What follows belongs to an exercise in optimizing a design on an open flow for small area; a production flow would make more cautious choices.
The RTL was checked by simulation tests, not by an equivalence proof against the original design.
Not every run is shown, and edits may drop behaviour that the tests do not exercise.
Power is estimated from default activity; no workload was simulated.

==> design/flow/design.v <==
`timescale 1ns / 1ps
module SSM_Seven_Segment_Module(
    input clk,  
    input rst,  
	 input [3:0] sec_ones,
    input [3:0] sec_tens,
	 input [3:0] min_ones,  
    input [3:0] min_tens,
    input [3:0] hrs_ones,
    input [3:0] hrs_tens,  
	 output reg [6:0] seg,
    output reg [5:0] an
    );
	reg [2:0] digit_display;
	reg [6:0] display [5:0];
	reg [18:0] counter;
	parameter max_count = 3;  
	wire [3:0] four_bit [5:0]; 	  
	assign four_bit[0] = sec_ones;
	assign four_bit[1] = sec_tens;
	assign four_bit[2] = min_ones;
	assign four_bit[3] = min_tens;
	assign four_bit[4] = hrs_ones;
	assign four_bit[5] = hrs_tens;
	integer i;
	always @(posedge clk) begin
	  if (rst) begin
		counter <= 0;
		digit_display <= 0;
		for (i = 0; i < 6; i = i + 1)
			display[i] <= 7'b1111111;
		seg <= 7'b1111111;
		an <= 6'b111111;
	  end else begin
	   if (counter < max_count ) begin
			counter <= counter +1;
	   end else 
		begin
			digit_display <= (digit_display == 3'd5) ? 3'd0 : digit_display +1;
			counter <= 0;
	   end
		case(four_bit[digit_display])
			4'b0000 :display[digit_display] <= 7'b1000000;  
			4'b0001 :display[digit_display] <= 7'b1111001;  
			4'b0010 :display[digit_display] <= 7'b0100100;  
			4'b0011 :display[digit_display] <= 7'b0110000;  
			4'b0100 :display[digit_display] <= 7'b0011001;  
			4'b0101 :display[digit_display] <= 7'b0010010;  
			4'b0110 :display[digit_display] <= 7'b0000010;  
			4'b0111 :display[digit_display] <= 7'b1111000;  
			4'b1000 :display[digit_display] <= 7'b0000000;  
			4'b1001 :display[digit_display] <= 7'b0011000;  
			4'b1010 :display[digit_display] <= 7'b0001000;  
			4'b1011 :display[digit_display] <= 7'b0000011;  
			4'b1100 :display[digit_display] <= 7'b1000110;  
			4'b1101 :display[digit_display] <= 7'b0100001;  
			4'b1110 :display[digit_display] <= 7'b0000110;  
			default: display[digit_display] <= 7'b0001110;  
	   endcase
		case(digit_display)  
				0: begin
					an <= 6'b111110;
					seg <= display[0];
				end
				1: begin
					an <= 6'b111101;
					seg <= display[1];
				end
				2: begin
					an <= 6'b111011;
					seg <= display[2];
				end
				3: begin
					an <= 6'b110111;
					seg <= display[3];
				end
				4: begin
					an <= 6'b101111;
					seg <= display[4];
				end
				5: begin
					an <= 6'b011111;
					seg <= display[5];
				end
				default: begin
					an <= 6'b111111;
					seg <= 7'b1111111;
				end
			endcase
	  end  
		end 
endmodule
`timescale 1ns / 1ps
module Digital_Clock_12_hrFomrat(
    input clk,					 
    input rst,					 
    input center,				 
    input right,				 
    input left,				 
    input up,					 
    input down,				 
    output [6:0] seg,		 
    output [5:0] an,			 
    output AMPM_indicator_led,	 
    output clock_mode_indicator_led  
    );
	 reg [31:0] counter;   	 
	 parameter max_count = 99;  
	 reg [5:0] hrs, min,sec;		 
	 reg [3:0] sec_ones,sec_tens,min_ones, min_tens, hrs_ones, hrs_tens;  
	 reg toggle;  
	 reg pm;  
	 assign AMPM_indicator_led = pm;  
	 reg clock_mode;
	 assign clock_mode_indicator_led = clock_mode;  
	 SSM_Seven_Segment_Module SSM(clk,rst,sec_ones,sec_tens,min_ones,min_tens,hrs_ones,hrs_tens,seg,an);
	 parameter display_time = 1'b0;
	 parameter set_time = 1'b1;
	 parameter set_count = 9;  
	 reg current_mode;  
	 always @(posedge clk) begin
		if (rst) begin
			counter <= 0;
			hrs <= 0;
			min <= 0;
			sec <= 0;
			sec_ones <= 0;
			sec_tens <= 0;
			min_ones <= 0;
			min_tens <= 0;
			hrs_ones <= 0;
			hrs_tens <= 0;
			toggle <= 0;
			pm <= 0;
			clock_mode <= 0;
			current_mode <= set_time;
		end else begin
			case(current_mode)
				display_time: begin 	 
					if (center) begin	 
						 clock_mode <= 0;
						 current_mode <= set_time;
						 counter <= 0;
						 toggle <= 0;
						 sec <= 0;
					end
					if (counter < max_count) begin  
						 counter <= counter + 1;
					end else begin
						 counter <= 0;
						 sec <= sec + 1;
					end
				end
				set_time: begin
					if (center) begin  
						 clock_mode <= 1;
						 current_mode <= display_time;
					end
					if (counter < set_count) begin  
						 counter <= counter + 1;
					end else begin
						 counter <= 0;
						 case (toggle)
							   1'b0: begin  
									 if (up) begin
										  min <= min + 1;
									 end
									 if (down) begin  
										  if (min>0) begin
											   min <= min - 1;												
												end else if (hrs > 1) begin
												hrs <= hrs - 1;
												min <= 59;
										  end else if (hrs == 1) begin
												hrs <= 12;
												min <= 59;
										  end
									 end
									 if (left || right ) begin  
											toggle <= 1;
									 end
								end  
								1'b1: begin  
									 if (up) begin  
										  hrs <= hrs + 1;
									 end 
									 if (down) begin
											if(hrs>1) 
											begin
												hrs <= hrs -1;
											end
											else if (hrs == 1) 
												begin
												hrs <= 12;
												end
											end
											if ( right || left ) begin  
											toggle <= 0;
											end
									  end  
						      endcase	 
								end
							end  
					endcase  
				   if (sec >= 60) begin 	 
							sec <= 0;
							min <= min +1;
					end
					if (min >= 60) begin		 
							min <= 0;
							hrs <= hrs + 1;
					end
					if (hrs >= 24) begin		 
						 hrs <= 0;
					end
					if(clock_mode == 0) begin
						min_ones <= min%10;	 
						min_tens <= min/10;		 
						sec_ones <= sec%10;	 
						sec_tens <= sec/10;		 
						hrs_ones <= hrs%10;	 
						hrs_tens <= hrs/10;	 
						if(hrs>12) begin
							pm <= 1;
						end
					end
					else begin 					 
						min_ones <= min%10;	 
						min_tens <= min/10;		 
						sec_ones <= sec%10;	 
						sec_tens <= sec/10;		 
						if (hrs<12) begin
							pm<=0;
							if (hrs == 0) begin
								hrs_ones <= 2;
								hrs_tens <= 1;
							end 
							else begin
								hrs_ones <= hrs%10;	 
								hrs_tens <= hrs/10;	 
						end
					end  
						if (hrs>=12) begin
							pm <= 1;
							if (hrs == 12) begin
								hrs_ones <= 2;
								hrs_tens <= 1;
							end 
							else if(hrs <22) begin
								hrs_ones <= hrs%12;	 
								hrs_tens <= hrs/22;	 
							end
							else begin
								hrs_ones <= hrs%22;	 
								hrs_tens <= hrs/22;	 
						end
					end   
				end 	   
			end
		end  
endmodule
==> design/flow/run.sh <==
#!/bin/bash
# synth_recipe.tcl (not shown) runs the flow's synth.tcl, then flattens the netlist and writes it again
# the make line also repeats each setting of config.mk as NAME=value (left out here)
make -C /OpenROAD-flow-scripts/flow DESIGN_CONFIG=/design/flow/config.mk WORK_HOME=/design/flow/orfs CLKGATE_MAP_FILE= SYNTH_SCRIPT=/design/flow/synth_recipe.tcl finish
==> design/flow/config.mk <==
export PLATFORM = sky130hd
export DESIGN_NAME = Digital_Clock_12_hrFomrat
export DESIGN_NICKNAME = Digital_Clock_12_hrFomrat
export VERILOG_FILES = /design/flow/design.v
export SDC_FILE = /design/flow/constraint.sdc
export NUM_CORES = 4
export LEC_CHECK = 0
export CAP_MARGIN = 20
export CORE_MARGIN = 2
export CORE_UTILIZATION = 40
export SLEW_MARGIN = 20
==> design/flow/constraint.sdc <==
create_clock -name core_clock -period 10.0 [get_ports {clk}]
set_input_delay 2.0000 -clock core_clock [delete_from_list [all_inputs] [get_ports {clk}]]
set_output_delay 2.0000 -clock core_clock [all_outputs]
set_load 0.01 [all_outputs]
Fig. 1: run 1, clock routing
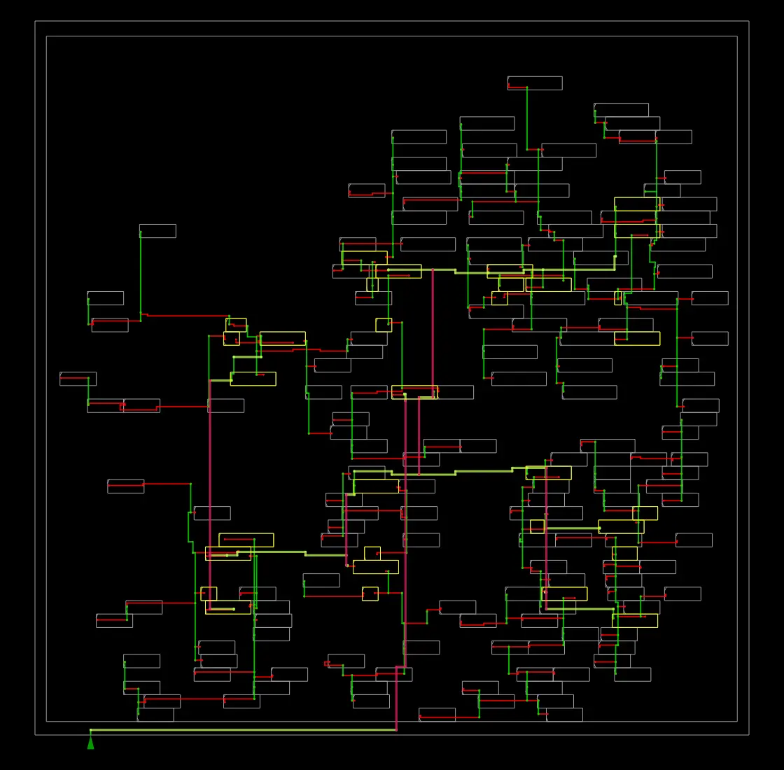
Clk Latency, worst-skew pair: 0.43 ns
clock sinks: 152

Fig. 2: run 1, CTS result over the die
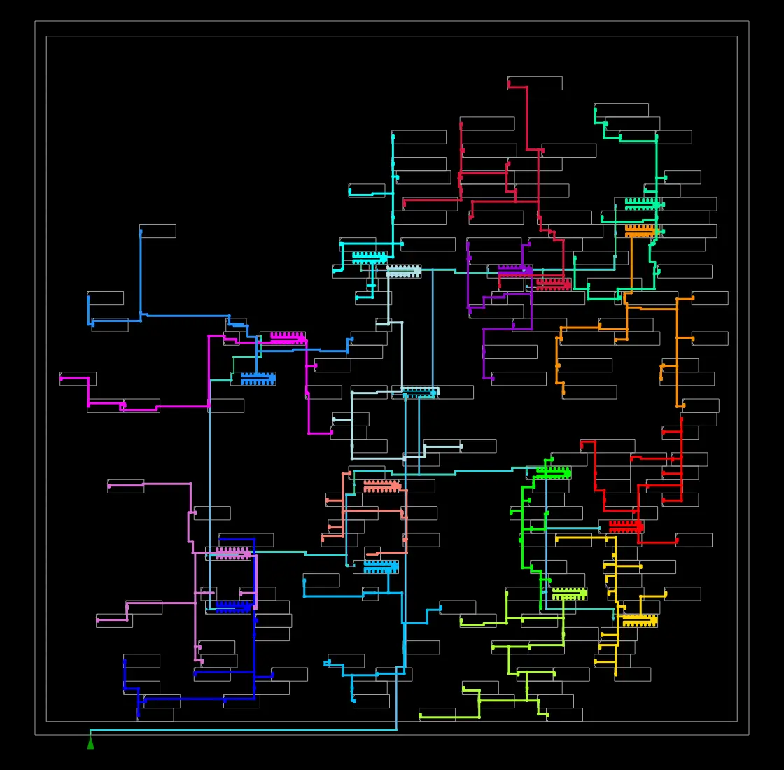
Seq cells: 152
Root Buffer: clkbuf_16
maximum level of the CTS H-tree: 4
CTS buffer count: 17

Fig. 3: run 1, wires at chosen ports, followed through buffers
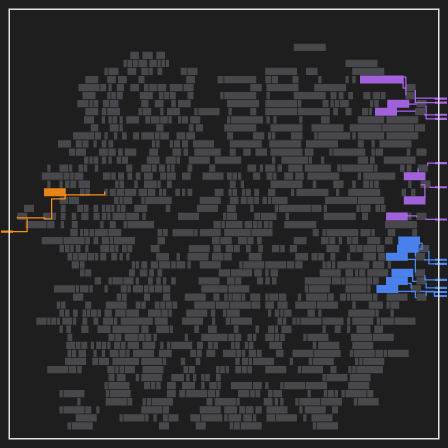
| colour | port | direction | end cells | buffers | wire |
|---|---|---|---|---|---|
| orange | AMPM_indicator_led | output | 1 | 1 | 48.8 um |
| blue | an | output | 6 | 6 | 61.4 um |
| purple | seg | output | 7 | 7 | 81.8 um |
Port Buffers: 21
I/O pin total: 22

Fig. 4: run 1, selected gate families
The bar under the picture is 50 um long.
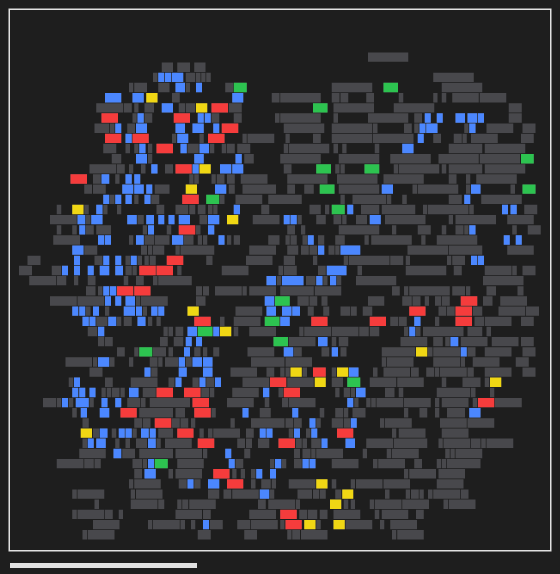
| colour | family | cells | most used |
|---|---|---|---|
| green | mux cells | 17 | mux2_2 |
| yellow | xor and xnor cells | 19 | xnor2_1 |
| blue | aoi and oai cells | 192 | a21oi_1 |
| red | fa/ha/maj cells | 42 | ha_1 |
non-filler instance count after layout: 1188
most common cell after layout, fill and taps aside: dfxtp_1
multi-input gate share of total cell area: 0.471

==> results.txt, run 1 <==
status -> complete, no violations
Avg Vias per Cell -> 5.35
post_cts resized -> 0
RePlAce Congestion -> 0.847
combinational power share -> 0.298
Setup Skew -> 0.0129 ns
Detailed Route Iter0 Violations -> 448
# hold bufs at CTS -> 0
clock-pin slew on the worst setup and hold paths -> 0.06 ns
initial antenna violation count -> 0
max-slew violation count -> 0
CP delay by family, top -> compound AO/OA/AOI/OAI gates
Post-route DRC -> 0
setup_tns -> 0 ns
global-route wire length before repair -> 29400 um
# placed instances -> 1156
CP required -> 10.31 ns
Fin Hold WS -> 0.447 ns
Layout area overhead -> 14.3%
Min-Delay Path Class -> reg2reg
ys async rst share -> 0
clock network fraction of total power -> 0.323
# nets final -> 958
total number of vias -> 6360
sequential fraction of the synthesis area -> 0.439
ys flop type -> dfxtp_1
max reg flops -> 42
ant diodes -> 0
RSZ-0062 raised after global routing -> no
cell with the most instances after synthesis -> dfxtp_1
Final Cell Area -> 0.00902 mm^2
Synth top cells by count -> 110 x dfxtp_1, 83 x nor2_1, 77 x nand2_1
Worst R2R Start -> hrs[5]$_SDFFE_PP0P_
Post-CTS Setup Inserts -> 0
Antenna Nets Post-Route -> 0
dpl ws -> 4.98 ns
pin count of the biggest net entering global routing -> 57
Util after Layout -> 0.465
drt total wl -> 17700 um
CP startpoint kind -> flip-flop
num rows -> 51
GR Overflow Total -> 0
Post-synth EDFFs -> 42
Post-Syn Instances -> 871
Bufs on Longest Clock Path -> 2
Pre-antenna DRT Iters -> 5
FF+latch count, synth -> 152
PwrDens -> 222 mW/mm^2
share of the synthesized area in the top cell type -> 0.279
CORE AREA -> 0.0194 mm^2
min-delay src -> SSM.counter[0]$_SDFF_PP0_
Syn. warnings -> 2
drt wl/cell -> 14.9 um
CP Capture Point -> hrs_ones[1]$_SDFFE_PP0P_
critical path cell sequence -> nor2_1 -> a21oi_2 -> inv_2 -> ha_1 -> nor2b_1 -> a41oi_1 -> o32a_1 -> nor2_1 -> a311oi_1 -> ha_1 -> o21ai_0 -> nand2b_1 -> a21oi_1 -> ha_1 -> o31ai_1 -> nor4b_1 -> or2_2 -> or4_1 -> o311a_1
TritonCTS clock tree -> done
final hold violation count -> 0
Power Total -> 0.00200 W
Die ar. -> 0.0209 mm^2
Crit. End Element -> flip-flop
worst hold path depth -> 1
worst-margin pin slew -> 0.952 ns
Starting Density -> 0.407
DP HPWL -> 12200 um
R2R depth -> 19
most frequent cells in the layout -> 110 x dfxtp_1, 83 x nor2_1, 77 x nand2_1
Peak Freq -> 196 MHz
critical path's slowest cell -> dfxtp_1
crit share post-route -> 0.511
most frequent CP cell -> ha_1
Final Setup Violations -> 0
Cell Area, Placed -> 0.00842 mm^2
leading area contributor after synthesis -> dfxtp_1
layout cells sized above 1 -> 0.0791
crit-path max cell delay -> 0.82 ns
Crit Path Class -> reg2reg
Cell Int Power -> 0.00132 W
Tot GR Track Use -> 0.177
Reg power frac -> 0.379
[run 1: per-layer routing]
metal,vias to the layer above,wire (um),global-route usage
met4,0,330,0.0634
met1,2961,8640,0.246
met3,24,628,0.0318
met2,144,8080,0.277
met5,-,0,0
li1,3231,-,-
[run 1: power groups by stage]
stage	registers, W	logic [W]	clock network (W)
2_1_floorplan	0.000734	0.000488	0
3_3_place_gp	0.000773	0.000588	0
3_5_place_dp	0.000772	0.000589	0
4_1_cts	0.000759	0.000593	0.000658
5_1_grt	0.000769	0.000669	0.000686
6_report	0.000759	0.000598	0.000648
[run 1: cell families after synthesis]
logic type	share of synthesized area
multiplexers	0.0230
AND/OR/NAND/NOR	0.206
buffers and inverters	0.0426
other	0.000475
flip-flops	0.439
adder cells (fa/ha/maj)	0.0662
AO/OA/AOI/OAI	0.202
XOR/XNOR	0.0211
[run 1: cell type report]
class,instances,area (um^2),share of cell area
clock buffer,22,495,0.0549
clock inverter,10,108,0.0119
inverter,36,135,0.0150
multi-input combinational,677,4250,0.471
sequential,152,3460,0.384
tap,265,332,0.0367
timing repair buffer,26,243,0.0269
--- run 2 (changed files replaced; the others as in run 1) ---
==> design/flow/design.v <==
`timescale 1ns / 1ps
module SSM_Seven_Segment_Module(
	input clk,
	input rst,				 
	input [3:0] dig,		 
	output [2:0] dd_next,	 
	output reg [6:0] seg,
	output [5:0] an
	);
	reg [1:0] pc;
	reg [2:0] pd;			 
	reg       first;		 
	reg [3:0] shown;		 
	wire [2:0] pd_inc = (pd == 3'd5) ? 3'd0 : pd + 3'd1;
	wire [1:0] cnt = pc + 2'd1;				 
	wire [2:0] dd  = (pc == 2'd3) ? pd_inc : pd;
	assign dd_next = pc[1] ? pd_inc : pd;
	wire last = (cnt == 2'd3);				 
	assign an[0] = ~(pd == 3'd0);
	assign an[1] = ~(pd == 3'd1);
	assign an[2] = ~(pd == 3'd2);
	assign an[3] = ~(pd == 3'd3);
	assign an[4] = ~(pd == 3'd4);
	assign an[5] = ~(pd == 3'd5);
	reg [5:0] p0, p1;		 
	reg [4:0] p2;			 
	reg [2:0] p3;			 
	wire act2 = (dd != 3'd5);
	wire act3 = ~dd[0];
	always @(posedge clk) begin
		if (last) begin
			p0 <= {dig[0], p0[5:1]};
			p1 <= {dig[1], p1[5:1]};
		end else begin
			p0[0] <= dig[0];
			p1[0] <= dig[1];
		end
		if (act2) begin
			if (last)
				p2 <= {dig[2], p2[4:1]};
			else
				p2[0] <= dig[2];
		end
		if (act3) begin
			if (last)
				p3 <= {dig[3], p3[2:1]};
			else
				p3[0] <= dig[3];
		end
	end
	wire [3:0] head = {p3[0] & act3, p2[0] & act2, p1[0], p0[0]};
	always @(posedge clk) begin
		if (rst) begin
			pc <= 2'd3;
			pd <= 3'd7;
			first <= 1'b1;
			shown <= 4'd15;
		end else begin
			pc <= cnt;
			pd <= dd;
			first <= first & (dd != 3'd5);
			shown <= (first && cnt == 2'd0) ? 4'd15 : head;
		end
	end
	always @* begin
		case (shown)
			4'd0: seg = 7'b1000000;
			4'd1: seg = 7'b1111001;
			4'd2: seg = 7'b0100100;
			4'd3: seg = 7'b0110000;
			4'd4: seg = 7'b0011001;
			4'd5: seg = 7'b0010010;
			4'd6: seg = 7'b0000010;
			4'd7: seg = 7'b1111000;
			4'd8: seg = 7'b0000000;
			4'd9: seg = 7'b0011000;
			default: seg = 7'b1111111;
		endcase
	end
endmodule
`timescale 1ns / 1ps
module Digital_Clock_12_hrFomrat(
    input clk,					 
    input rst,					 
    input center,				 
    input right,				 
    input left,				 
    input up,					 
    input down,				 
    output [6:0] seg,		 
    output [5:0] an,			 
    output AMPM_indicator_led,	 
    output clock_mode_indicator_led  
    );
	reg  [6:0] counter;
	reg  [3:0] s_o, m_o;		 
	reg  [2:0] s_t, m_t;		 
	reg  [4:0] hrs;			 
	reg        toggle;			 
	reg        pm;
	reg        cm;			 
	reg  [3:0] dig;			 
	assign AMPM_indicator_led = pm;
	assign clock_mode_indicator_led = cm;
	wire [2:0] dd_next;		 
	SSM_Seven_Segment_Module SSM(.clk(clk), .rst(rst), .dig(dig), .dd_next(dd_next), .seg(seg), .an(an));
	wire sec_ge60 = s_t[2] & s_t[1];
	wire min_ge60 = m_t[2] & m_t[1];
	wire hrs_ge24 = hrs[4] & hrs[3];
	wire min_nz   = (m_t != 0) | (m_o != 0);
	wire hrs_gt1  = hrs > 1;
	wire hrs_eq1  = hrs == 1;
	wire [3:0] s_o_inc = (s_o == 9) ? 4'd0 : s_o + 4'd1;
	wire [2:0] s_t_inc = (s_o == 9) ? s_t + 3'd1 : s_t;
	wire [3:0] m_o_inc = (m_o == 9) ? 4'd0 : m_o + 4'd1;
	wire [2:0] m_t_inc = (m_o == 9) ? m_t + 3'd1 : m_t;
	wire [3:0] m_o_dec = (m_o == 0) ? 4'd9 : m_o - 4'd1;
	wire [2:0] m_t_dec = (m_o == 0) ? m_t - 3'd1 : m_t;
	reg [6:0] n_counter;
	reg [3:0] n_s_o, n_m_o;
	reg [2:0] n_s_t, n_m_t;
	reg [4:0] n_hrs;
	reg       n_toggle, n_cm, n_pm;
	reg [3:0] h_o;
	reg       h_t1, h_t0;
	always @* begin
		n_counter = counter;
		n_s_o = s_o; n_s_t = s_t;
		n_m_o = m_o; n_m_t = m_t;
		n_hrs = hrs;
		n_toggle = toggle;
		n_cm = cm;
		if (cm) begin			 
			if (center) begin
				n_cm = 1'b0;
				n_toggle = 1'b0;
				n_s_o = 4'd0; n_s_t = 3'd0;
			end
			if (counter != 7'd99)
				n_counter = counter + 7'd1;
			else begin
				n_counter = 7'd0;
				n_s_o = s_o_inc; n_s_t = s_t_inc;
			end
		end else begin			 
			if (center)
				n_cm = 1'b1;
			if (counter < 7'd9)
				n_counter = counter + 7'd1;
			else begin
				n_counter = 7'd0;
				if (!toggle) begin
					if (up) begin
						n_m_o = m_o_inc; n_m_t = m_t_inc;
					end
					if (down) begin
						if (min_nz) begin
							n_m_o = m_o_dec; n_m_t = m_t_dec;
						end else if (hrs_gt1) begin
							n_hrs = hrs - 5'd1;
							n_m_o = 4'd9; n_m_t = 3'd5;
						end else if (hrs_eq1) begin
							n_hrs = 5'd12;
							n_m_o = 4'd9; n_m_t = 3'd5;
						end
					end
					if (left | right)
						n_toggle = 1'b1;
				end else begin
					if (up)
						n_hrs = hrs + 5'd1;
					if (down) begin
						if (hrs_gt1)
							n_hrs = hrs - 5'd1;
						else if (hrs_eq1)
							n_hrs = 5'd12;
					end
					if (left | right)
						n_toggle = 1'b0;
				end
			end
		end
		if (sec_ge60) begin
			n_s_o = 4'd0; n_s_t = 3'd0;
			n_m_o = m_o_inc; n_m_t = m_t_inc;
		end
		if (min_ge60) begin
			n_m_o = 4'd0; n_m_t = 3'd0;
			n_hrs = hrs + 5'd1;
		end
		if (hrs_ge24)
			n_hrs = 5'd0;
		if (cm)
			n_pm = (hrs >= 5'd12);
		else
			n_pm = pm | (hrs > 5'd12);
		if (!cm || (hrs != 0 && hrs < 12) || (hrs > 12 && hrs < 22)) begin
			if (cm && hrs > 12) begin
				h_o = hrs - 5'd12; h_t1 = 1'b0; h_t0 = 1'b0;
			end else if (hrs >= 20) begin
				h_o = hrs - 5'd20; h_t1 = 1'b1; h_t0 = 1'b0;
			end else if (hrs >= 10) begin
				h_o = hrs - 5'd10; h_t1 = 1'b0; h_t0 = 1'b1;
			end else begin
				h_o = hrs[3:0]; h_t1 = 1'b0; h_t0 = 1'b0;
			end
		end else begin		 
			h_t1 = 1'b0; h_t0 = 1'b1;
			h_o = (hrs == 22) ? 4'd0 : (hrs == 23) ? 4'd1 : 4'd2;
		end
	end
	reg [3:0] n_dig;
	always @* begin
		case (dd_next)
			3'd0: n_dig = s_o;
			3'd1: n_dig = {1'b0, s_t};
			3'd2: n_dig = m_o;
			3'd3: n_dig = {1'b0, m_t};
			3'd4: n_dig = h_o;
			default: n_dig = {2'b00, h_t1, h_t0};
		endcase
	end
	always @(posedge clk) begin
		if (rst) begin
			counter <= 0;
			s_o <= 0; s_t <= 0;
			m_o <= 0; m_t <= 0;
			hrs <= 0;
			toggle <= 0;
			pm <= 0;
			cm <= 0;
			dig <= 0;
		end else begin
			counter <= n_counter;
			s_o <= n_s_o; s_t <= n_s_t;
			m_o <= n_m_o; m_t <= n_m_t;
			hrs <= n_hrs;
			toggle <= n_toggle;
			pm <= n_pm;
			cm <= n_cm;
			dig <= n_dig;
		end
	end
endmodule
Fig. 5: run 2, where the registers sit
The bar under the picture is 20 um long. Other sequential cells in the stronger grey, the rest of the logic in the fainter grey.
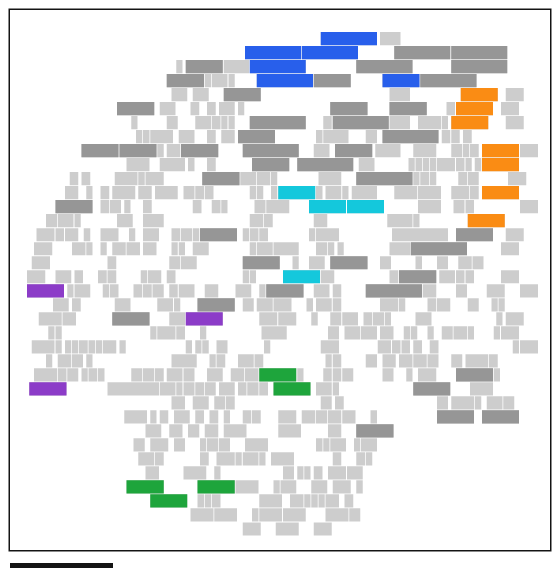
| colour | netlist name | sequential cells |
|---|---|---|
| orange | seg | 7 |
| green | hrs | 5 |
| blue | SSM.p0 | 6 |
| purple | m_t | 3 |
| cyan | s_o | 4 |
not coloured: 41
Storage cell area: 0.00150 mm^2
Util after Layout: 0.464
Seq group: 0.000316 W

Fig. 6: run 2, clock routing
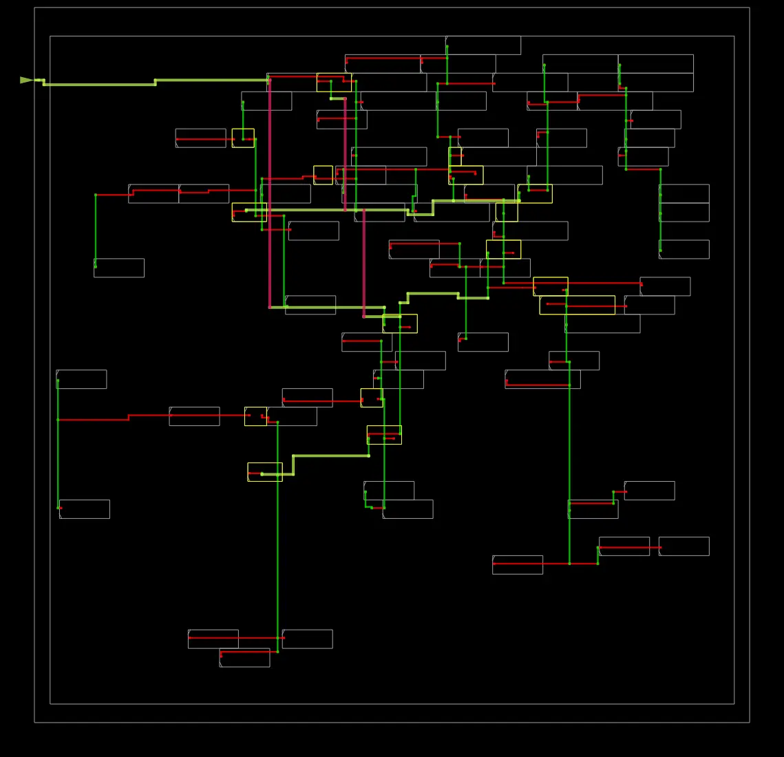
CLK BUF: 9
clock sinks: 66
Setup Skew: 0.00729 ns
CTS buffer count: 9
Clk Latency, worst-skew pair: 0.35 ns

==> run 2 against run 1 <==
Against the previous run:
- register-to-register slack gained 2.2 ns
- core utilization is 0.16 points lower
- cell area is 50% lower
- maximum frequency rose by 27%
- first-iteration DRC count decreased by 59%
- power down 67%
- die area fell by 47%
- final cell count decreased by 48%
- sequential power is 58% lower
- hold slack worse by 0.026 ns
- non-clock buffer count is 5 lower
- sequential share of layout area shrank 5.4 points
- critical path type is now reg2out
- critical endpoint is now an[2]
- highest routed layer unchanged
==> results.txt, run 2 <==
non-filler instance count after layout -> 617 (was 1188)
R2R depth -> 8 (was 19)
leading area contributor after synthesis -> dfxtp_1 (unchanged)
drt total wl -> 9150 um (was 17700 um)
Root Buffer -> clkbuf_8 (was clkbuf_16)
Worst R2R Start -> hrs[3]$_SDFFE_PP0P_ (was hrs[5]$_SDFFE_PP0P_)
# nets final -> 519 (was 958)
grt met1 use -> 0.229 (was 0.246)
multi-input combinational cell area -> 0.00237 mm^2 (was 0.00425 mm^2)
worst-margin pin slew -> 0.736 ns (was 0.952 ns)
Simple-Gate Fraction of Synth Area -> 0.207 (was 0.206)
maximum level of the CTS H-tree -> 3 (was 4)
Syn. warnings -> 2 (unchanged)
non-clock buffer share of cell area -> 0.0462 (was 0.0269)
Cell Int Power -> 0.000465 W (was 0.00132 W)
inverters -> 26 (was 36)
PwrDens -> 144 mW/mm^2 (was 222 mW/mm^2)
global-route wire length before repair -> 15500 um (was 29400 um)
Crit Path Class -> reg2out (was reg2reg)
combinational power share -> 0.169 (was 0.298)
num rows -> 36 (was 51)
post-synthesis compound-gate area fraction -> 0.210 (was 0.202)
Starting Density -> 0.414 (was 0.407)
setup_tns -> 0 ns (unchanged)
Detailed Route Iter0 Violations -> 185 (was 448)
min-delay src -> SSM.p0[3]$_DFFE_PP_ (was SSM.counter[0]$_SDFF_PP0_)
Synth Area in Adders -> 0.102 (was 0.0662)
# hold bufs at CTS -> 0 (unchanged)
Cell Area, Placed -> 0.00435 mm^2 (was 0.00842 mm^2)
total number of vias -> 3389 (was 6360)
crit-path max cell delay -> 0.64 ns (was 0.82 ns)
most frequent cells in the layout -> 50 x nand2_1, 48 x dfxtp_1, 39 x nor2_1 (was 110 x dfxtp_1, 83 x nor2_1, 77 x nand2_1)
pin count of the biggest net entering global routing -> 19 (was 57)
XOR/XNOR share of the synthesized area -> 0.0366 (was 0.0211)
TritonCTS clock tree -> done (unchanged)
Post-CTS Setup Inserts -> 0 (unchanged)
RePlAce Congestion -> 0.899 (was 0.847)
Post-route DRC -> 0 (unchanged)
number of multi-input combinational cells -> 355 (was 677)
Synth top cells by count -> 50 x nand2_1, 48 x dfxtp_1, 39 x nor2_1 (was 110 x dfxtp_1, 83 x nor2_1, 77 x nand2_1)
Avg Vias per Cell -> 5.49 (was 5.35)
FF+latch count, synth -> 66 (was 152)
CP Capture Point -> an[2] (was hrs_ones[1]$_SDFFE_PP0P_)
clk cell area share -> 0.0443 (was 0.0668)
Final Setup Violations -> 0 (unchanged)
post_cts resized -> 0 (unchanged)
multi-input gate share of total cell area -> 0.522 (was 0.471)
I/O pin total -> 22 (unchanged)
max-slew violation count -> 0 (unchanged)
Fin Hold WS -> 0.421 ns (was 0.447 ns)
nonclk buf count -> 21 (was 26)
CP required -> 8.00 ns (was 10.31 ns)
GR peak layer -> met2 (unchanged)
dpl ws -> 5.69 ns (was 4.98 ns)
final hold violation count -> 0 (unchanged)
GR Overflow Total -> 0 (unchanged)
Seq cells -> 66 (was 152)
status -> complete, no violations (unchanged)
# placed instances -> 601 (was 1156)
Reg power frac -> 0.482 (was 0.379)
critical path cell sequence -> inv_1 -> or3_1 -> clkdlybuf4s50_1 (was nor2_1 -> a21oi_2 -> inv_2 -> ha_1 -> nor2b_1 -> a41oi_1 -> o32a_1 -> nor2_1 -> a311oi_1 -> ha_1 -> o21ai_0 -> nand2b_1 -> a21oi_1 -> ha_1 -> o31ai_1 -> nor4b_1 -> or2_2 -> or4_1 -> o311a_1)
post-synthesis mux area share -> 0.0283 (was 0.0230)
CP startpoint kind -> flip-flop (unchanged)
Die ar. -> 0.0110 mm^2 (was 0.0209 mm^2)
Post-Syn Instances -> 469 (was 871)
drt wl/cell -> 14.8 um (was 14.9 um)
largest family of logic cells by synthesized area -> compound AO/OA/AOI/OAI gates (was simple AND/OR/NAND/NOR gates)
ys flop type -> dfxtp_1 (unchanged)
Antenna Nets Post-Route -> 0 (unchanged)
GR Util met2 -> 0.285 (was 0.277)
initial antenna violation count -> 0 (unchanged)
Peak Freq -> 248 MHz (was 196 MHz)
grt met3 use -> 0.0356 (was 0.0318)
Well Taps -> 133 (was 265)
Pre-antenna DRT Iters -> 5 (unchanged)
CORE AREA -> 0.00982 mm^2 (was 0.0194 mm^2)
ys async rst share -> 0 (unchanged)
Fig. 7: run 2, zoomed window
Window x 32 to 72, y 32 to 72 um. Cells in grey, sequential cells in the stronger grey; small squares are vias.
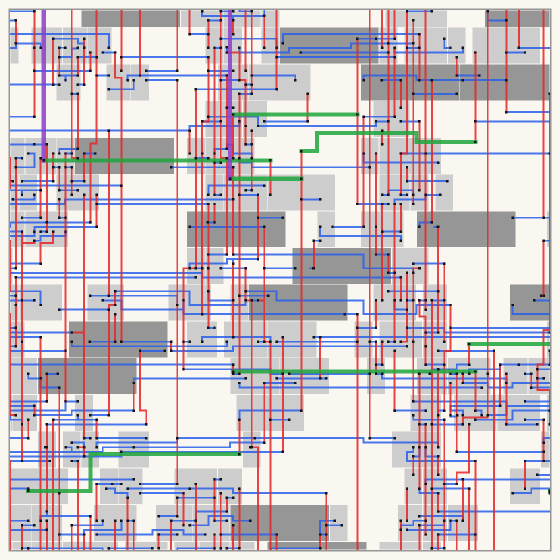
| colour | layer |
|---|---|
| purple | M4 |
| red | M2 |
| blue | M1 |
| green | M3 |
sequential cells in the window: 11
netlist names of flops here include: s_o (4)
cells with their middle in the window: 100
most frequent: nor2_1 (12), nand2_1 (11), dfxtp_1 (11)

-- run 2: cell types whose count changed after synthesis, sizes merged, moves of 18 or more --
cell    before  now
nand2       77   50
edfxtp      42   18
nor2        83   39
a21oi       72   27
o21ai       48   28
clkbuf      34   16
dfxtp      110   48
-- run 2: layer usage --
layer  up-vias  part of all wire  routed length, um
li1       1717                 -                  -
met1      1586              0.48               4410
met2        78              0.47               4270
met3         8             0.041                376
met4         0            0.0093                 85
met5         -                 0                  0
-- run 2: logic make-up (layout without fill, tap and decap cells) --
family	Yosys count	after routing
and+or+nand+nor	171	171
AOI/OAI and AO/OA	123	123
DFF	66	66
buffers and inverters	48	63
adders and majority gates	33	33
xor gates and xnor gates	17	17
muxes	11	11
-- run 2: power groups by stage --
stage               Combinational, W  Clock (W)  Sequential [W]
finish                      0.000111   0.000229        0.000316
CTS                         0.000111   0.000236        0.000316
floorplan                  0.0000793          0        0.000314
detailed placement          0.000110          0        0.000322
global route                0.000123   0.000246        0.000319
global placement            0.000108          0        0.000322
-- run 2: critical path: cells and delay by family (launching register included) --
family                 cells  cell delay (ns)
DFF                        1             0.64
buffers and inverters      2             0.67
and+or+nand+nor            1             0.38
==> run 3: a larger rewrite; changed files in full <==
==> design/flow/design.v <==
`timescale 1ns / 1ps
module SSM_Seven_Segment_Module(
	input clk,
	input rst,				 
	input [3:0] dig,		 
	output [2:0] dd_next,	 
	output [6:0] seg,
	output [5:0] an
	);
	reg [1:0] pc;
	reg [2:0] pd;			 
	reg       first;		 
	reg [3:0] shown;		 
	wire [2:0] pd_inc = (pd == 3'd5) ? 3'd0 : pd + 3'd1;
	wire [1:0] cnt = pc + 2'd1;				 
	wire [2:0] dd  = (pc == 2'd3) ? pd_inc : pd;
	assign dd_next = pc[1] ? pd_inc : pd;
	wire last = (cnt == 2'd3);				 
	assign an[0] = ~(pd == 3'd0);
	assign an[1] = ~(pd == 3'd1);
	assign an[2] = ~(pd == 3'd2);
	assign an[3] = ~(pd == 3'd3);
	assign an[4] = ~(pd == 3'd4);
	assign an[5] = ~(pd == 3'd5);
	reg [5:0] p0, p1;		 
	reg [4:0] p2;			 
	reg [2:0] p3;			 
	wire act2 = (dd != 3'd5);
	wire act3 = ~dd[0];
	always @(posedge clk) begin
		if (last) begin
			p0 <= {dig[0], p0[5:1]};
			p1 <= {dig[1], p1[5:1]};
		end else begin
			p0[0] <= dig[0];
			p1[0] <= dig[1];
		end
		if (act2) begin
			if (last)
				p2 <= {dig[2], p2[4:1]};
			else
				p2[0] <= dig[2];
		end
		if (act3) begin
			if (last)
				p3 <= {dig[3], p3[2:1]};
			else
				p3[0] <= dig[3];
		end
	end
	wire [3:0] head = {p3[0] & act3, p2[0] & act2, p1[0], p0[0]};
	always @(posedge clk) begin
		if (rst) begin
			pc <= 2'd3;
			pd <= 3'd7;
			first <= 1'b1;
			shown <= 4'd15;
		end else begin
			pc <= cnt;
			pd <= dd;
			first <= first & (dd != 3'd5);
			shown <= (first && cnt == 2'd0) ? 4'd15 : head;
		end
	end
	assign seg[0] = (shown[0] & ~shown[1] & ~shown[2] & ~shown[3]) | (~shown[0] & ~shown[1] & shown[2]) | (shown[2] & shown[3]);
	assign seg[1] = (shown[0] & ~shown[1] & shown[2]) | (~shown[0] & shown[1] & shown[2]) | (shown[1] & shown[3]);
	assign seg[2] = (~shown[0] & shown[1] & ~shown[2]) | (shown[1] & shown[3]);
	assign seg[3] = (shown[0] & ~shown[1] & ~shown[2]) | (~shown[0] & ~shown[1] & shown[2]) | (shown[0] & shown[1] & shown[2]);
	assign seg[4] = (shown[0]) | (~shown[1] & shown[2]);
	assign seg[5] = (shown[0] & ~shown[2] & ~shown[3]) | (shown[1] & ~shown[2]) | (shown[0] & shown[1]);
	assign seg[6] = (~shown[1] & ~shown[2] & ~shown[3]) | (shown[0] & shown[1] & shown[2]);
endmodule
`timescale 1ns / 1ps
module Digital_Clock_12_hrFomrat(
    input clk,					 
    input rst,					 
    input center,				 
    input right,				 
    input left,				 
    input up,					 
    input down,				 
    output [6:0] seg,		 
    output [5:0] an,			 
    output AMPM_indicator_led,	 
    output clock_mode_indicator_led  
    );
	reg  [6:0] counter;
	reg  [3:0] s_o, m_o;		 
	reg  [2:0] s_t, m_t;		 
	reg  [4:0] hrs;			 
	reg        toggle;			 
	reg        pm;
	reg        cm;			 
	reg  [3:0] dig;			 
	assign AMPM_indicator_led = pm;
	assign clock_mode_indicator_led = cm;
	wire [2:0] dd_next;		 
	SSM_Seven_Segment_Module SSM(.clk(clk), .rst(rst), .dig(dig), .dd_next(dd_next), .seg(seg), .an(an));
	function [3:0] inc10(input [3:0] x);
	begin
		inc10[0] = (~x[0]);
		inc10[1] = (x[0] & ~x[1] & ~x[3]) | (~x[0] & x[1]);
		inc10[2] = (x[0] & x[1] & ~x[2]) | (~x[1] & x[2]) | (~x[0] & x[2]);
		inc10[3] = (~x[0] & x[3]) | (x[0] & x[1] & x[2]);
	end
	endfunction
	function [3:0] dec10(input [3:0] x);
	begin
		dec10[0] = (~x[0]);
		dec10[1] = (~x[0] & x[3]) | (x[0] & x[1]) | (~x[0] & ~x[1] & x[2]);
		dec10[2] = (~x[0] & x[3]) | (x[0] & x[2]) | (x[1] & x[2]);
		dec10[3] = (~x[0] & ~x[1] & ~x[2] & ~x[3]) | (x[0] & x[3]);
	end
	endfunction
	function [2:0] inc3(input [2:0] x);
		inc3 = {x[2] ^ (x[1] & x[0]), x[1] ^ x[0], ~x[0]};
	endfunction
	function [2:0] dec3(input [2:0] x);
		dec3 = {x[2] ^ (~x[1] & ~x[0]), x[1] ^ ~x[0], ~x[0]};
	endfunction
	function [4:0] inc5(input [4:0] x);
		inc5 = {x[4] ^ (&x[3:0]), x[3] ^ (&x[2:0]), x[2] ^ (&x[1:0]), x[1] ^ x[0], ~x[0]};
	endfunction
	function [4:0] dec5(input [4:0] x);
		dec5 = {x[4] ^ ~(|x[3:0]), x[3] ^ ~(|x[2:0]), x[2] ^ ~(|x[1:0]), x[1] ^ ~x[0], ~x[0]};
	endfunction
	function [6:0] inc7(input [6:0] x);
		inc7 = {x[6] ^ (&x[5:0]), x[5] ^ (&x[4:0]), x[4] ^ (&x[3:0]), x[3] ^ (&x[2:0]),
		        x[2] ^ (&x[1:0]), x[1] ^ x[0], ~x[0]};
	endfunction
	wire c99  = (counter == 7'd99);
	wire cge9 = counter[6] | counter[5] | counter[4] | (counter[3] & (counter[2] | counter[1] | counter[0]));
	wire tick = cm & c99;			 
	wire stp  = ~cm & cge9;			 
	wire sec_ge60 = s_t[2] & s_t[1];
	wire min_ge60 = m_t[2] & m_t[1];
	wire hrs_ge24 = hrs[4] & hrs[3];
	wire min_nz   = (m_t != 3'd0) | (m_o != 4'd0);
	wire hrs_nz   = (hrs != 5'd0);
	wire hrs_eq1  = (hrs == 5'd1);
	wire s9 = (s_o == 4'd9);
	wire m9 = (m_o == 4'd9);
	wire m0 = (m_o == 4'd0);
	wire mstep    = stp & ~toggle;
	wire m_down   = mstep & down & min_nz;			 
	wire m_borrow = mstep & down & ~min_nz & hrs_nz;	 
	wire m_up     = mstep & ~(down & (min_nz | hrs_nz)) & up;
	wire hstep  = stp & toggle;
	wire h_down = hstep & down & hrs_nz;			 
	wire h_up   = hstep & ~h_down & up;
	wire [3:0] n_s_o;
	wire [2:0] n_s_t;
	assign n_s_o = sec_ge60 ? 4'd0 : tick ? inc10(s_o) : (cm & center) ? 4'd0 : s_o;
	assign n_s_t = sec_ge60 ? 3'd0 : tick ? (s9 ? inc3(s_t) : s_t) : (cm & center) ? 3'd0 : s_t;
	wire m_inc = sec_ge60 | m_up;
	wire [3:0] n_m_o = min_ge60 ? 4'd0 : m_inc ? inc10(m_o) : m_down ? dec10(m_o) :
	                   m_borrow ? 4'd9 : m_o;
	wire [2:0] n_m_t = min_ge60 ? 3'd0 : m_inc ? (m9 ? inc3(m_t) : m_t) : m_down ? (m0 ? dec3(m_t) : m_t) :
	                   m_borrow ? 3'd5 : m_t;
	wire h_dec = m_borrow | h_down;
	wire [4:0] n_hrs = hrs_ge24 ? 5'd0 : (min_ge60 | h_up) ? inc5(hrs) :
	                   h_dec ? (hrs_eq1 ? 5'd12 : dec5(hrs)) : hrs;
	wire [6:0] n_counter = (cm ? c99 : cge9) ? 7'd0 : inc7(counter);
	wire n_cm = cm ^ center;
	wire n_toggle = (cm & center) ? 1'b0 : (stp & (left | right)) ? ~toggle : toggle;
	wire hge12 = hrs[4] | (hrs[3] & hrs[2]);
	wire hgt12 = hrs[4] | (hrs[3] & hrs[2] & (hrs[1] | hrs[0]));
	wire n_pm = cm ? hge12 : (pm | hgt12);
	wire [5:0] hd;		 
	assign hd[0] = (hrs[0]);
	assign hd[1] = (hrs[1] & ~hrs[3] & ~hrs[4]) | (~hrs[0] & ~hrs[2] & ~hrs[3] & ~hrs[4] & cm) | (~hrs[1] & hrs[2] & hrs[3] & ~cm) | (~hrs[1] & ~hrs[2] & ~hrs[3] & hrs[4] & ~cm) | (hrs[3] & hrs[4] & cm) | (hrs[1] & ~hrs[2] & ~hrs[3] & cm) | (hrs[1] & hrs[2] & hrs[3] & cm) | (hrs[1] & hrs[2] & ~hrs[3] & ~cm) | (~hrs[0] & ~hrs[1] & hrs[2] & hrs[3]);
	assign hd[2] = (hrs[2] & ~hrs[3] & ~hrs[4]) | (~hrs[2] & ~hrs[3] & hrs[4] & cm) | (~hrs[1] & ~hrs[2] & hrs[4] & ~cm) | (hrs[1] & hrs[2] & hrs[3] & ~cm);
	assign hd[3] = (~hrs[1] & ~hrs[2] & hrs[3] & ~hrs[4]) | (hrs[1] & ~hrs[2] & hrs[4] & ~cm) | (~hrs[1] & hrs[2] & hrs[4] & cm);
	assign hd[4] = (hrs[2] & hrs[3] & ~cm) | (~hrs[0] & ~hrs[1] & ~hrs[2] & ~hrs[3] & ~hrs[4] & cm) | (hrs[1] & ~hrs[2] & hrs[3]) | (~hrs[0] & ~hrs[1] & hrs[2] & hrs[3]) | (~hrs[2] & ~hrs[3] & hrs[4] & ~cm) | (hrs[3] & hrs[4] & cm) | (hrs[1] & hrs[2] & hrs[4] & cm);
	assign hd[5] = (hrs[2] & hrs[4] & ~cm) | (hrs[3] & hrs[4] & ~cm);
	reg [3:0] n_dig;
	always @* begin
		case (dd_next)
			3'd0: n_dig = s_o;
			3'd1: n_dig = {1'b0, s_t};
			3'd2: n_dig = m_o;
			3'd3: n_dig = {1'b0, m_t};
			3'd4: n_dig = hd[3:0];
			default: n_dig = {2'b00, hd[5:4]};
		endcase
	end
	always @(posedge clk) begin
		if (rst) begin
			counter <= 0;
			s_o <= 0; s_t <= 0;
			m_o <= 0; m_t <= 0;
			hrs <= 0;
			toggle <= 0;
			pm <= 0;
			cm <= 0;
			dig <= 0;
		end else begin
			counter <= n_counter;
			s_o <= n_s_o; s_t <= n_s_t;
			m_o <= n_m_o; m_t <= n_m_t;
			hrs <= n_hrs;
			toggle <= n_toggle;
			pm <= n_pm;
			cm <= n_cm;
			dig <= n_dig;
		end
	end
endmodule
==> run 3 against run 2 <==
Against the previous run:
- still clean
- power increased by 1.3%
- via count decreased by 15%
- clock power increased by 12%
- cell area decreased by 11%
- wire length decreased by 17%
- count of clock-buffer cells in the layout unchanged
- largest cell class unchanged
==> results.txt, run 3 <==
status -> complete, no violations (unchanged)
worst-margin pin slew -> 0.849 ns (was 0.736 ns)
Power Total -> 0.000664 W (was 0.000655 W)
I/O pin total -> 22 (unchanged)
Pre-antenna DRT Iters -> 4 (was 5)
# hold bufs at CTS -> 0 (unchanged)
FF+latch count, synth -> 63 (was 66)
critical path's slowest cell -> dfxtp_1 (unchanged)
drt wl/cell -> 14.9 um (was 14.8 um)
CP required -> 8.00 ns (about the same)
Starting Density -> 0.410 (was 0.414)
Post-synth EDFFs -> 18 (unchanged)
post-synthesis mux area share -> 0.0453 (was 0.0283)
leading area contributor after synthesis -> dfxtp_1 (unchanged)
Avg Vias per Cell -> 5.61 (was 5.49)
crit share post-route -> 0.394 (was 0.404)
Synth Area in Adders -> 0.0668 (was 0.102)
RePlAce Congestion -> 0.861 (was 0.899)
most common cell after layout, fill and taps aside -> dfxtp_1 (was nand2_1)
most frequent cells in the layout -> 45 x dfxtp_1, 28 x nand2_1, 26 x nor2_1 (was 50 x nand2_1, 48 x dfxtp_1, 39 x nor2_1)
Die X -> 98.3 um (was 105 um)
ys flop type -> dfxtp_1 (unchanged)
Fin Hold WS -> 0.413 ns (was 0.421 ns)
layout cells sized above 1 -> 0.0943 (was 0.0640)
num rows -> 34 (was 36)
Min-Delay Path Class -> reg2reg (unchanged)
Bufs on Longest Clock Path -> 2 (unchanged)
# placed instances -> 495 (was 601)
Syn. warnings -> 2 (unchanged)
final hold violation count -> 0 (unchanged)
Layout area overhead -> 13.8% (was 11.9%)
worst hold path depth -> 1 (was 0)
Peak Freq -> 254 MHz (was 248 MHz)
Port Buffers -> 21 (unchanged)
Final Cell Area -> 0.00405 mm^2 (was 0.00455 mm^2)
CP startpoint kind -> flip-flop (unchanged)
GR Overflow Total -> 0 (unchanged)
crit-path max cell delay -> 0.72 ns (was 0.64 ns)
Die ar. -> 0.00967 mm^2 (was 0.0110 mm^2)
Crit path buffers/inverters -> 2 (unchanged)
sequential fraction of the synthesis area -> 0.405 (was 0.369)
Antenna Nets Post-Route -> 0 (unchanged)
PwrDens -> 164 mW/mm^2 (was 144 mW/mm^2)
critical path depth -> 4 (was 3)
Post-Syn Instances -> 386 (was 469)
CP delay by family, top -> flip-flops (was buffers and inverters)
XOR/XNOR share of the synthesized area -> 0.0197 (was 0.0366)
Worst R2R Start -> hrs[1]$_SDFFE_PP0P_ (was hrs[3]$_SDFFE_PP0P_)
DP HPWL -> 5400 um (was 6720 um)
Tot GR Track Use -> 0.162 (was 0.173)
Detailed Route Iter0 Violations -> 159 (was 185)
largest family of logic cells by synthesized area -> simple AND/OR/NAND/NOR gates (was compound AO/OA/AOI/OAI gates)
dpl ws -> 6.16 ns (was 5.69 ns)
Synth top cells by count -> 45 x dfxtp_1, 28 x nand2_1, 26 x nor2_1 (was 50 x nand2_1, 48 x dfxtp_1, 39 x nor2_1)
min-delay src -> SSM.p1[0]$_DFF_P_ (was SSM.p0[3]$_DFFE_PP_)
Post-route DRC -> 0 (unchanged)
cell with the most instances after synthesis -> dfxtp_1 (was nand2_1)
clock-pin slew on the worst setup and hold paths -> 0.08 ns (about the same)
share of the synthesized area in the top cell type -> 0.253 (was 0.236)
initial antenna violation count -> 0 (unchanged)
Crit. End Element -> primary output (unchanged)
CORE AREA -> 0.00868 mm^2 (was 0.00982 mm^2)
Crit Path Class -> reg2out (unchanged)
critical path cell sequence -> and2_1 -> ha_1 -> inv_1 -> clkdlybuf4s50_1 (was inv_1 -> or3_1 -> clkdlybuf4s50_1)
setup_tns -> 0 ns (unchanged)
Simple-Gate Fraction of Synth Area -> 0.211 (was 0.207)
max-slew violation count -> 0 (unchanged)
CP Capture Point -> an[3] (was an[2])
ant diodes -> 0 (unchanged)
Util after Layout -> 0.467 (was 0.464)
drt total wl -> 7610 um (was 9150 um)
Final Setup Violations -> 0 (unchanged)
Post-CTS Setup Inserts -> 0 (unchanged)
TritonCTS clock tree -> done (unchanged)
# nets final -> 424 (was 519)
## run 3: cell types whose count changed after synthesis, sizes merged, moves of 4 or more
| cell | previous run | this run |
|---|---|---|
| nand2 | 50 | 28 |
| ha | 33 | 19 |
| nor2 | 39 | 26 |
| o21ai | 28 | 16 |
| a221oi | 6 | 0 |
| inv | 26 | 20 |
| xnor2 | 10 | 4 |
| mux2 | 4 | 9 |
| a2111o | 0 | 4 |
| and3 | 6 | 2 |
| nor3 | 8 | 12 |
| nor4 | 1 | 5 |
## run 3: cell type report
cell class,count,area (um^2),share of cell area
Tap cell,108,135,0.0334
Clock buffer,9,124,0.0306
Sequential cell,63,1440,0.356
Inverter,21,78.8,0.0195
Multi-Input combinational cell,282,1960,0.483
Timing Repair Buffer,21,210,0.0519
Clock inverter,7,105,0.0260
## run 3: where the power goes
group          total, W  switching (W)  internal [W]
Sequential     0.000306      0.0000212      0.000285
Clock          0.000256       0.000113      0.000144
Combinational  0.000101      0.0000493     0.0000521
## run 3: metal layers
metal	global-route usage	up-vias	wire (um)
li1	-	1453	-
met1	0.221	1355	3790
met2	0.254	56	3470
met3	0.0480	4	306
met4	0.0411	0	46
met5	0	-	0
Fig. 8: run 3, clock routing
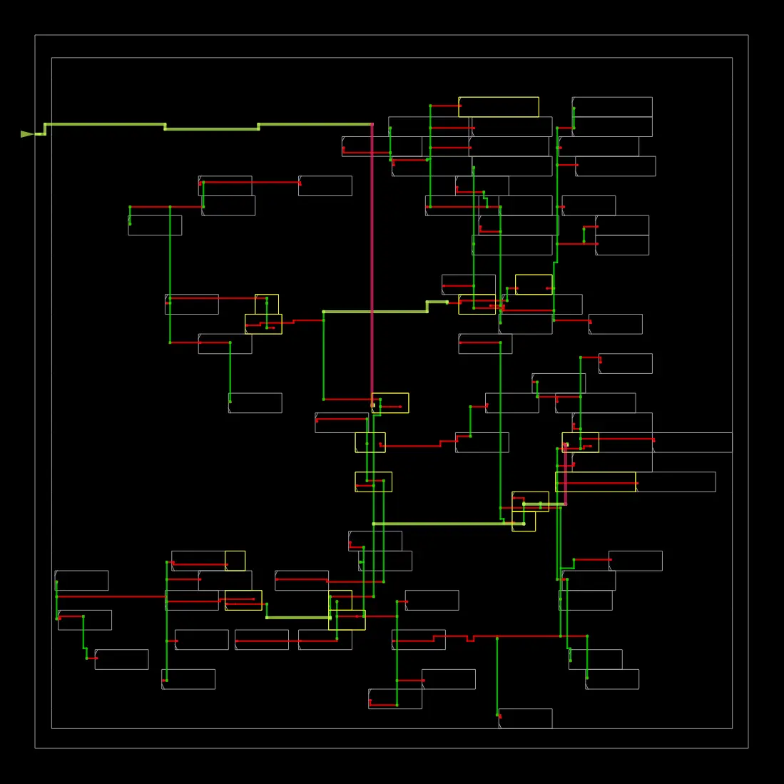
clock sinks: 63
clock network power: 0.000256 W
Seq cells: 63
Setup Skew: 0.0114 ns
Clk Latency, worst-skew pair: 0.34 ns

Fig. 9: run 3, selected gate families
The bar under the picture is 20 um long.
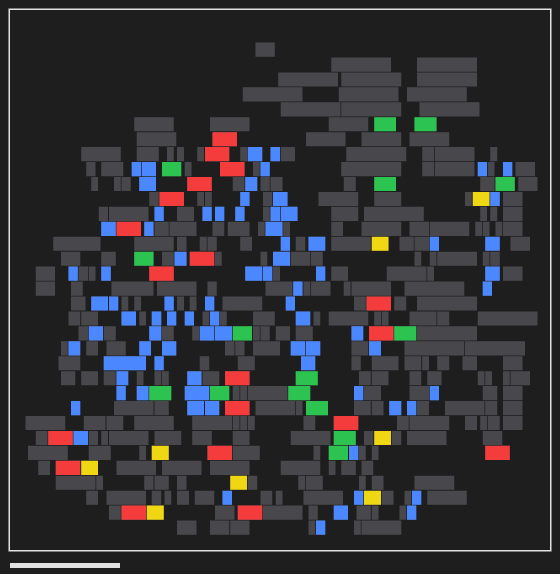
| colour | family | cells |
|---|---|---|
| yellow | xor and xnor cells | 8 |
| green | mux cells | 15 |
| red | fa/ha/maj cells | 19 |
| blue | aoi and oai cells | 80 |
non-filler instance count after layout: 511
multi-input gate share of total cell area: 0.483

Fig. 10: run 3, CTS result over the die
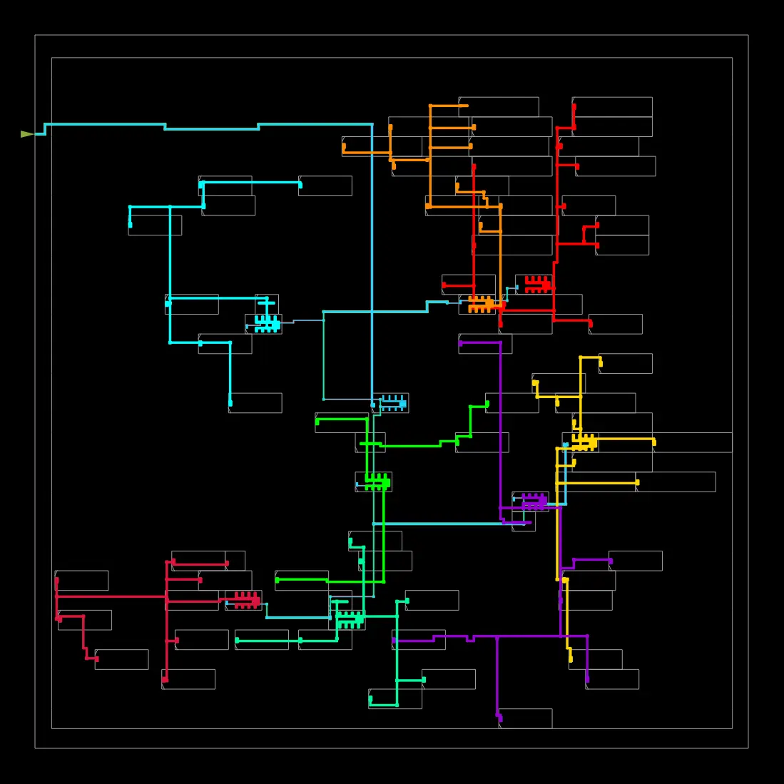
Root Buffer: clkbuf_8
maximum level of the CTS H-tree: 3

what the ideal ports hide:
Ports are ideal in the flow. The routed layouts listed here were re-timed in OpenROAD.
Step 1 (the two cells are an assumption about what drives the block):
set clk [get_ports {clk}]
set_driving_cell -lib_cell sky130_fd_sc_hd__clkbuf_16 $clk
set_driving_cell -lib_cell sky130_fd_sc_hd__buf_2 [delete_from_list [all_inputs] $clk]
Step 2 times the ports against the registers' clock, not the clock port: input delays grow and output delays shrink by t, the midpoint of the rising clock arrivals with the driver on.
Slacks: no drivers / after step 1 / after step 2; pairs: no drivers / after step 1.
run	t (ns)	setup slack, ns	worst setup path at the end
run 1	0.464	4.889 / 4.889 / 4.889	register to register
run 2	0.372	5.965 / 5.934 / 5.635	input to register
run 3	0.369	6.065 / 6.034 / 6.139	input to register
After both steps setup and hold are still met in every run listed. For run 2, which loses most, drivers alone change the setup slack by -0.031 ns; drivers and shift together by -0.330 ns.
